This is an optimization exercise on Yosys and OpenROAD, whose aim is small area and a short achievable clock period, not a production implementation.
The RTL was checked by simulation tests, not by an equivalence proof against the original design.
The series may have gaps, and a smaller design here may also do less where the tests do not look.

`flow/run.sh`:
```
#!/bin/bash
# synth_recipe.tcl (not shown) runs the flow's synth.tcl, then flattens the netlist and writes it again
# the make line also repeats each setting of config.mk as NAME=value (left out here)
make -C /OpenROAD-flow-scripts/flow DESIGN_CONFIG=/design/flow/config.mk WORK_HOME=/design/flow/orfs CLKGATE_MAP_FILE= SYNTH_SCRIPT=/design/flow/synth_recipe.tcl finish
```
`flow/config.mk`:
```
export PLATFORM = sky130hd
export DESIGN_NAME = filter
export DESIGN_NICKNAME = filter
export VERILOG_FILES = /design/flow/design.v
export SDC_FILE = /design/flow/constraint.sdc
export NUM_CORES = 4
export LEC_CHECK = 0
export CAP_MARGIN = 20
export CORE_MARGIN = 2
export CORE_UTILIZATION = 40
export SLEW_MARGIN = 20
```
`flow/constraint.sdc`:
```
create_clock -name core_clock -period 10.5 [get_ports {clk}]
set_input_delay 2.1000 -clock core_clock [delete_from_list [all_inputs] [get_ports {clk}]]
set_output_delay 2.1000 -clock core_clock [all_outputs]
set_load 0.01 [all_outputs]
```
`flow/design.v`:
```
module dff #(
    parameter DATA_WIDTH = 33
) (
    input clk,
    input rst_n,
    input [DATA_WIDTH-1:0] d,
    output reg [DATA_WIDTH-1:0] q
);
always @(posedge clk or negedge rst_n) begin
    if (!rst_n) begin
        q <= 0;
    end else begin
        q <= d;
    end
end
endmodule
module filter #(
    parameter DATA_WIDTH = 16
) 
(
    input                               clk,
    input                               rst_n,
    input   signed [DATA_WIDTH-1:0]     FilterIn,
    input                               ValidIn,
    output reg signed [32:0]           data_out,
    output reg                         ValidOut
);
localparam signed [16:0] h1     =   17'b00000001010110111; 
localparam signed [16:0] h2     =   17'b00000000011111101;
localparam signed [16:0] h3     =   17'b11111101100110010;
localparam signed [16:0] h4     =   17'b11111010111110110;
localparam signed [16:0] h5     =   17'b11111100100110101;
localparam signed [16:0] h6     =   17'b00000101000001001;
localparam signed [16:0] h7     =   17'b00010010100001000;
localparam signed [16:0] h8     =   17'b00011111001011110;
localparam signed [16:0] h9     =   17'b00100100010111110;
localparam signed [16:0] h10    =   17'b00011111001011110;
localparam signed [16:0] h11    =   17'b00010010100001000;
localparam signed [16:0] h12    =   17'b00000101000001001;
localparam signed [16:0] h13    =   17'b11111100100110101;
localparam signed [16:0] h14    =   17'b11111010111110110;
localparam signed [16:0] h15    =   17'b11111101100110010; 
localparam signed [16:0] h16    =   17'b00000000011111101;
localparam signed [16:0] h17    =   17'b00000001010110111;
reg signed [15:0] data_in_0;
wire signed [15:0] data_in_delay_0_0;
wire signed [32:0] data_in_delay_1;
wire signed [32:0] data_in_delay_2;
wire signed [32:0] data_in_delay_3;
wire signed [32:0] data_in_delay_4;
wire signed [32:0] data_in_delay_5;
wire signed [32:0] data_in_delay_6;
wire signed [32:0] data_in_delay_7;
wire signed [32:0] data_in_delay_8;
wire signed [32:0] data_in_delay_9;
wire signed [32:0] data_in_delay_10;
wire signed [32:0] data_in_delay_11;
wire signed [32:0] data_in_delay_12;
wire signed [32:0] data_in_delay_13;
wire signed [32:0] data_in_delay_14;
wire signed [32:0] data_in_delay_15;
wire signed [32:0] data_in_delay_16;
wire signed [32:0] mul1;
wire signed [32:0] mul2;
wire signed [32:0] mul3;    
wire signed [32:0] mul4;
wire signed [32:0] mul5;
wire signed [32:0] mul6;    
wire signed [32:0] mul7;
wire signed [32:0] mul8;
wire signed [32:0] mul9;
wire signed [32:0] mul10;
wire signed [32:0] mul11;
wire signed [32:0] mul12;
wire signed [32:0] mul13;
wire signed [32:0] mul14;
wire signed [32:0] mul15;
wire signed [32:0] mul16;
wire signed [32:0] mul17;
wire signed [32:0] add1;
wire signed [32:0] add2;
wire signed [32:0] add3;
wire signed [32:0] add4;
wire signed [32:0] add5;
wire signed [32:0] add6;
wire signed [32:0] add7;
wire signed [32:0] add8;
wire signed [32:0] add9;
wire signed [32:0] add10;
wire signed [32:0] add11;
wire signed [32:0] add12;
wire signed [32:0] add13;
wire signed [32:0] add14;
wire signed [32:0] add15;
wire signed [32:0] add16;
reg [4:0] num_taps_and_delay;
always @(*) begin
    if (ValidIn) begin
        data_in_0 = FilterIn;
    end else begin
        data_in_0 = 0;
    end
end
always @(posedge clk or negedge rst_n) begin
    if (!rst_n) begin
        ValidOut <= 0;
        data_out <= 0;
        num_taps_and_delay <= 0;
    end else if (ValidIn) begin
        ValidOut <= 1;
        data_out <= add16;
        num_taps_and_delay <= 5'd17;
    end else if (num_taps_and_delay > 1) begin
        num_taps_and_delay <= num_taps_and_delay - 1;
        ValidOut <= 1;
        data_out <= add16;
    end else begin
        ValidOut <= 0;
        data_out <= 0;
    end
end
dff dff_0 (.clk(clk), .rst_n(rst_n), .d(mul1), .q(data_in_delay_1));
dff dff_1 (.clk(clk), .rst_n(rst_n), .d(add1), .q(data_in_delay_2));
dff dff_2 (.clk(clk), .rst_n(rst_n), .d(add2), .q(data_in_delay_3));
dff dff_3 (.clk(clk), .rst_n(rst_n), .d(add3), .q(data_in_delay_4));
dff dff_4 (.clk(clk), .rst_n(rst_n), .d(add4), .q(data_in_delay_5));
dff dff_5 (.clk(clk), .rst_n(rst_n), .d(add5), .q(data_in_delay_6));
dff dff_6 (.clk(clk), .rst_n(rst_n), .d(add6), .q(data_in_delay_7));
dff dff_7 (.clk(clk), .rst_n(rst_n), .d(add7), .q(data_in_delay_8));
dff dff_8 (.clk(clk), .rst_n(rst_n), .d(add8), .q(data_in_delay_9));
dff dff_9 (.clk(clk), .rst_n(rst_n), .d(add9), .q(data_in_delay_10));
dff dff_10 (.clk(clk), .rst_n(rst_n), .d(add10), .q(data_in_delay_11));
dff dff_11 (.clk(clk), .rst_n(rst_n), .d(add11), .q(data_in_delay_12));
dff dff_12 (.clk(clk), .rst_n(rst_n), .d(add12), .q(data_in_delay_13));
dff dff_13 (.clk(clk), .rst_n(rst_n), .d(add13), .q(data_in_delay_14));
dff dff_14 (.clk(clk), .rst_n(rst_n), .d(add14), .q(data_in_delay_15));
dff dff_15 (.clk(clk), .rst_n(rst_n), .d(add15), .q(data_in_delay_16));
assign mul1     = data_in_0 * h17; 
assign mul2     = data_in_0 * h16;
assign mul3     = data_in_0 * h15;
assign mul4     = data_in_0 * h14;
assign mul5     = data_in_0 * h13;
assign mul6     = data_in_0 * h12; 
assign mul7     = data_in_0 * h11;
assign mul8     = data_in_0 * h10;
assign mul9     = data_in_0 * h9;
assign mul10    = data_in_0 * h8;
assign mul11    = data_in_0 * h7; 
assign mul12    = data_in_0 * h6;
assign mul13    = data_in_0 * h5;
assign mul14    = data_in_0 * h4;
assign mul15    = data_in_0 * h3;
assign mul16    = data_in_0 * h2;
assign mul17    = data_in_0 * h1;
assign add1 = data_in_delay_1 + mul2;
assign add2 = data_in_delay_2 + mul3;
assign add3 = data_in_delay_3 + mul4;
assign add4 = data_in_delay_4 + mul5;
assign add5 = data_in_delay_5 + mul6;
assign add6 = data_in_delay_6 + mul7;
assign add7 = data_in_delay_7 + mul8;
assign add8 = data_in_delay_8 + mul9;
assign add9 = data_in_delay_9 + mul10;
assign add10 = data_in_delay_10 + mul11;
assign add11 = data_in_delay_11 + mul12;
assign add12 = data_in_delay_12 + mul13;
assign add13 = data_in_delay_13 + mul14;
assign add14 = data_in_delay_14 + mul15;
assign add15 = data_in_delay_15 + mul16;
assign add16 = data_in_delay_16 + mul17;
endmodule
```
Run 1, cell area per tile:
Bar = 100 um. The die is cut into 20 by 20 equal tiles; white is low, dark blue is high, 0 to 100% covered.
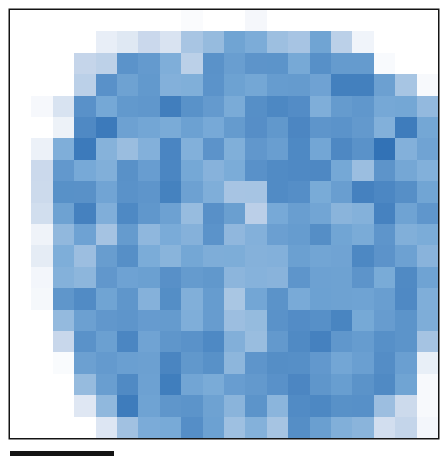
fullest tile: 74%
emptiest ninth of the die: upper left
mean over tiles: 42%
fin util: 45.3%
CORE AREA: 163000 um2

Run 1, finished layout with every layer on:
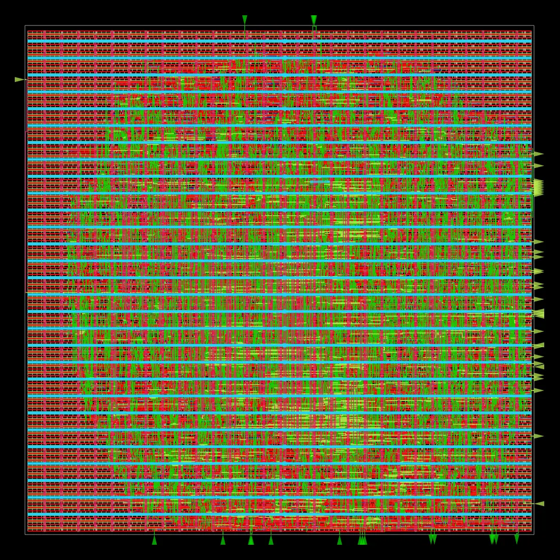
DRT Wirelength: 227000 um
die width: 410 um
die area: 168000 um2
non-filler cells, final: 9749

Run 1, power grid:
Pins as bars on the die edge. Tap cells in grey.
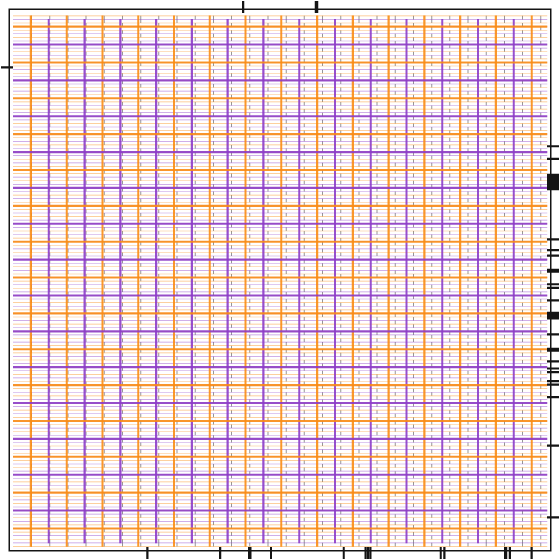
legend:
  VSS:
    colour: orange
  VDD:
    colour: purple
tap cells: 2175
rows: 148
signal pins: 53
met5 straps: 29

==> run 1: worst paths after layout <==
check | from | end | slack (ns) | cells after the start
worst min register to register | dff_5.q[0]$_DFF_PN0_ | dff_6.q[0]$_DFF_PN0_ | 0.35 | 0
worst min-delay path | dff_5.q[0]$_DFF_PN0_ | dff_6.q[0]$_DFF_PN0_ | 0.35 | 0
min in group asynchronous | rst_n | ValidOut$_DFF_PN0_ | 1.43 | 1
worst max register to register | dff_12.q[2]$_DFF_PN0_ | dff_13.q[31]$_DFF_PN0_ | 6.32 | 15
worst max-delay path | FilterIn[8] | dff_7.q[31]$_DFF_PN0_ | 0.69 | 30
max in group asynchronous | rst_n | dff_11.q[13]$_DFF_PN0_ | 6.93 | 3
==> run 1: worst max-delay path, delay by kind of cell <==
family          cells  cell delay, ns
buf+inv             5            1.45
compound gates     10            2.41
simple gates        6            0.84
xor+xnor            2            0.32
fa+ha+maj           7            3.28
==> run 1: cell usage in the layout, fill, tap and decap left out, drive strengths merged, types with 72 or more instances in the layout <==
cell,Yosys,routed
and3,90,90
a21o,309,309
o21bai,98,98
nand2,351,351
xnor2,592,592
fa,504,504
nor3,96,96
dfrtp,556,556
xor2,183,183
ha,998,998
o21a,88,88
clkbuf,54,97
buf,34,365
nand3,112,112
nand2b,94,94
o21ai,298,298
inv,1005,1009
nor2,415,415
a21oi,560,560
nor2b,72,72
==> run 1: area by class of cell <==
cell class              instances  share of cell area, %
repair buffers                413                   4.46
flip-flops and latches        556                   18.8
multi-input cells            5466                   64.6
diodes                          2                0.00677
inverters                    1010                   5.13
well taps                    2175                   3.68
clock buffers                  97                   2.80
clock inverters                30                  0.457
==> run 1: logic make-up (layout without fill, tap and decap cells) <==
logic type	Yosys count	after routing
and+or+nand+nor	1405	1405
DFF	556	556
other	0	2
AOI/OAI and AO/OA	1769	1769
muxes	12	12
xor gates and xnor gates	778	778
adders and majority gates	1502	1502
buffers and inverters	1098	1550
==> run 1: metal layers <==
metal  up-vias  GRT usage (%)  share of wire (%)
li1      25100              -                  -
met4         2           13.1                5.4
met1     26300           35.0                 43
met2      1461           44.6                 46
met3       382           3.19                5.1
met5         -              0             0.0057
==> run_results.csv, run 1 <==
group,metric,value,unit
cells_and_area,fillers,15700,
route,ant_nets,0,
floorplan,num_rows,148,
grt,grt_max_degree,158,
sta,whs,0.346,ns
place,place_hpwl,190000,um
sta,rsz0062_at_grt,"no",
sta,hold_viol,0,
sta,worstMarginPinSlew,1.27,ns
sta,fin_crit_sh,93.4,%
sta,setup_tns,0,ns
grt,track_usage,27.0,%
cells_and_area,nNetsFinal,9040,
floorplan,pin_count,53,
logic_synthesis,yosys.cell_count.top_type,"inv_1",
logic_synthesis,synth_nets,8641,
clocking,post_cts_buffers,0,
critical_path,max_stage_delay,0.84,ns
hold_path,hold_class,"flop to flop",
logic_synthesis,synth_area_leader_cell,"dfrtp_1",
cells_and_area,area_growth,12.2,%
cells_and_area,drive_gt1_share,7.46,%
critical_path,worstPathArrival,10.41,ns
status,status,"timing/DRC/antenna clean",
clocking,cts_buffer_depth,3,
place,portBuffers,52,
cells_and_area,multiInputGateArea,47800,um2
critical_path,cp-end-kind,"flop",
logic_synthesis,yosysSeqAreaShare,21.1,%
grt,overflow,0,
logic_synthesis,synthCells,7120,
Run 1, met3 routing:
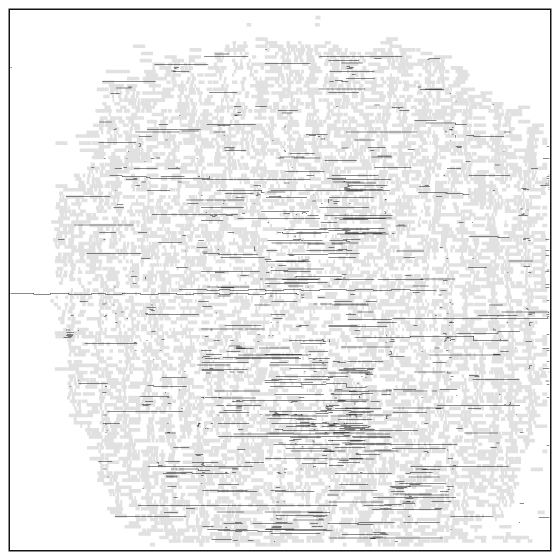

## Run 2: large edit since run 1, in outline
flow/design.v: 171 -> 3433 lines; modules unchanged: 1
  filter: edited, 155 -> 3413 lines
  fa_cell: new, 4 lines
==> module fa_cell as of run 2 <==
module fa_cell (input a, input b, input c, output s, output co);
assign s = a ^ b ^ c;
assign co = (a & b) | (a & c) | (b & c);
endmodule
--- a/flow/config.mk
+++ b/flow/config.mk
@@ -8,4 +8,5 @@
 export CAP_MARGIN = 20
 export CORE_MARGIN = 2
-export CORE_UTILIZATION = 40
+export CORE_UTILIZATION = 50
 export SLEW_MARGIN = 20
+export SYNTH_HIERARCHICAL = 1
Run 2, met3 routing:
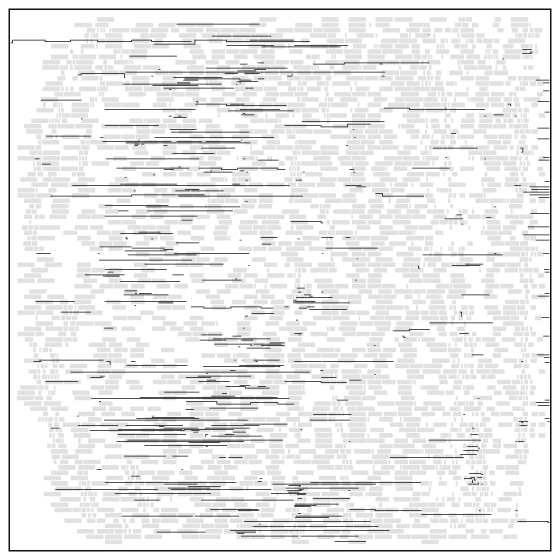
wire length on this layer: 6350 um
longest straight run: 132 um
nets with wire on the layer: 249
DR vias: 19900
routing usage on met3: 5.99%
DRT Wirelength: 99000 um

Run 2, finished layout with every layer on:
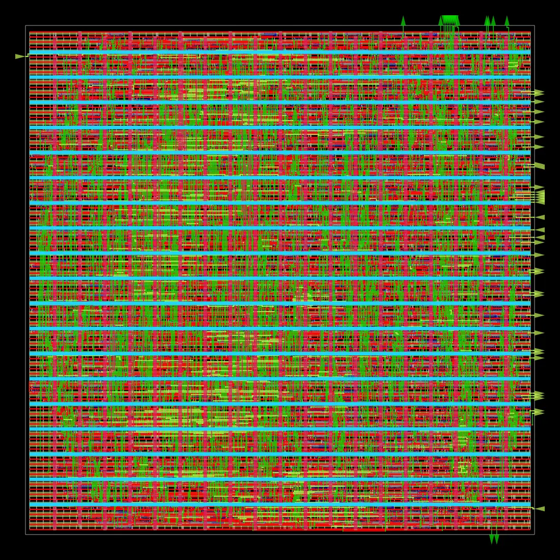
io pins: 53
Die Y: 276 um
design area: 40800 um2
die area: 75900 um2

Run 2, power grid:
Pins as bars on the die edge. Tap cells in grey.
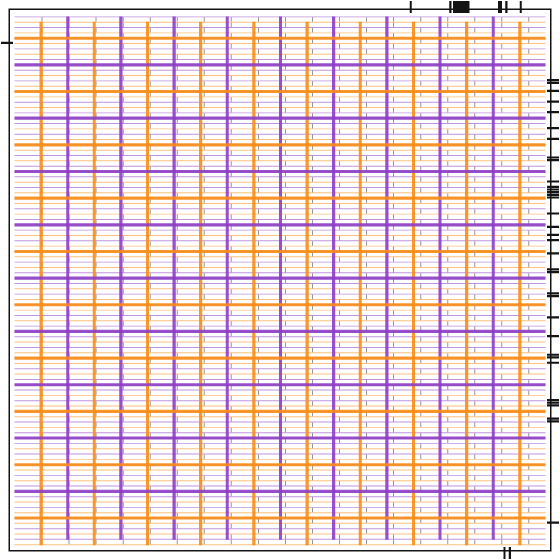
legend:
  VSS:
    colour: orange
  VDD:
    colour: purple
met1 rails: 100
met4 straps: 19
signal pins: 53
rows: 99
met5 straps: 19

Run 2, cell area per tile:
Bar = 100 um. The die is cut into 28 by 28 equal tiles; white is low, dark blue is high, 0 to 100% covered.
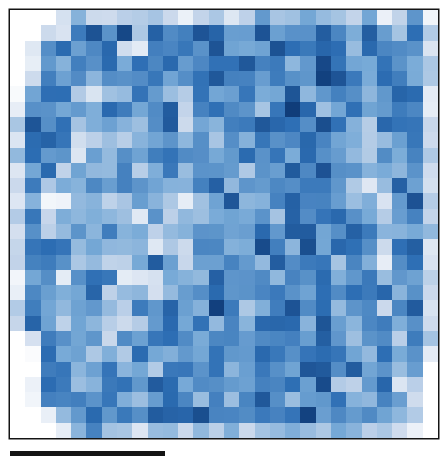
CORE AREA: 73000 um2
fin util: 55.9%

==> run 2 against run 1 <==
Still clean. Synthesized area shrank 44%. Final area shrank 45%. Setup slack gained 3.4 ns. Critical path depth shrank 18. Wire length shrank 56%. Fmax grew 54%. Clock skew is essentially flat. First-iteration DRC count shrank 65%. Sequential share of layout area grew 13 points. Die area shrank 55%.
==> run_results.csv, run 2 <==
group,metric,value,unit
clocking,post_cts_buffers,0,
logic_synthesis,yosys.cell_count.top_type,"fa_1",
cells_and_area,layout_commonest_cell,"fa_1",
sta,hold_viol,0,
status,status,"timing/DRC/antenna clean",
logic_synthesis,yosysSeqAreaShare,34.7,%
logic_synthesis,synth_nets,3499,
place,place_hpwl,81100,um
cells_and_area,diodes,0,
cells_and_area,nNetsFinal,3604,
critical_path,max_stage_delay,0.60,ns
route,ant_nets,0,
sta,setup_tns,0,ns
floorplan,die_w,276,um
hold_path,hold_class,"flop to flop",
critical_path,cp.buffers_inverters,2,
sta,rsz0062_at_grt,"no",
critical_path,worstPathArrival,4.26,ns
place,portBuffers,52,
floorplan,num_rows,99,
critical_path,path_depth,12,
cells_and_area,drive_gt1_share,6.93,%
sta,fin_crit_sh,60.6,%
sta,worstMarginPinSlew,1.13,ns
critical_path,reg2regPathDepth,10,
critical_path,cp-end-kind,"output port",
critical_path,cp_top_family,"compound AO/OA/AOI/OAI gates",
cells_and_area,area_growth,10.6,%
sta,whs,0.337,ns
grt,track_usage,27.9,%
-- run 2: final cells by class --
class | count | area, um2
clock buffer | 70 | 1580
clock inverter | 37 | 599
fill | 5788 | 32200
inverter | 235 | 882
multi-input combinational | 1696 | 23100
sequential | 520 | 12800
tap | 959 | 1200
timing repair buffer | 55 | 573
-- run 2: layer usage --
| layer | routed length, um | track usage (%) | up-vias |
|---|---|---|---|
| met2 | 49500 | 46.7 | 664 |
| met1 | 39700 | 36.5 | 10800 |
| met3 | 6350 | 5.99 | 192 |
| met5 | 0 | 0 | - |
| met4 | 3520 | 9.02 | 0 |
| li1 | - | - | 8200 |
-- run 2: modules after synthesis (local to each module, per instance) --
module   cells  area [um2]  flops+latches  copies in the design
fa_cell      1        20.0              0                   803
filter    1657       20800            520                     1
-- run 2: kinds of logic (layout without fill, tap and decap cells) --
family	after synthesis	in the layout	share of synthesized area, %
buf+inv	244	397	2.50
fa+ha+maj	1020	1020	51.1
flops	520	520	34.7
compound gates	316	316	5.69
xor+xnor	119	119	2.83
mux	1	1	0.0272
simple gates	240	240	3.13
-- run 2: through the flow --
step                std cells  instance area [um2]  util, %  setup WS, ns
global route             3572                40800     55.9          3.92
detailed placement       3465                38600     52.9          4.78
CTS                      3572                40800     55.9          4.03
finish                   3572                40800     55.9          4.14
floorplan                2460                36900        -          5.86
global placement         3465                38600     52.9          4.80
-- run 2: worst paths after layout --
path,endpoint,slack (ns),from
worst max-delay path,data_out[30],4.14,r0_0_0$_DFF_P_
worst min-delay path,d11[8]$_DFF_PN0_,0.34,d10[8]$_DFF_PN0_
worst max register to register,r0_15_1$_DFF_P_,5.40,r1_13_0$_DFF_PN1_
worst min register to register,d11[8]$_DFF_PN0_,0.34,d10[8]$_DFF_PN0_
max in group asynchronous,d2[1]$_DFF_PN0_,7.59,rst_n
min in group asynchronous,r2_28_1$_DFF_PN0_,1.50,rst_n

-- re-timing with driven ports --
No port has a modelled driver above. Below, the same layouts with a new extraction and two added sets of constraints. Step 1 assumes that a clkbuf_16 drives the clock port and a buf_2 every other input. Step 2 moves the port delays by t, midway between the first and last clock arrival at a register: inputs arrive t later, outputs are due t later. That takes back most of the time a late clock gives input paths. Three values: ideal, step 1, step 2; two values: the first two.
| run | shift t [ns] | setup WS [ns] | worst setup path at the end | pins driven straight from the clock port |
|---|---|---|---|---|
| run 1 | 0.770 | 0.692 / 0.610 / -0.160 | input to register | 1 |
| run 2 | 0.706 | 4.142 / 4.070 / 4.776 | register to output | 1 |
With both steps, setup timing fails in run 1, where it was met with ideal ports. For run 1, which loses most, drivers alone change the setup slack by -0.082 ns; drivers and shift together by -0.852 ns.
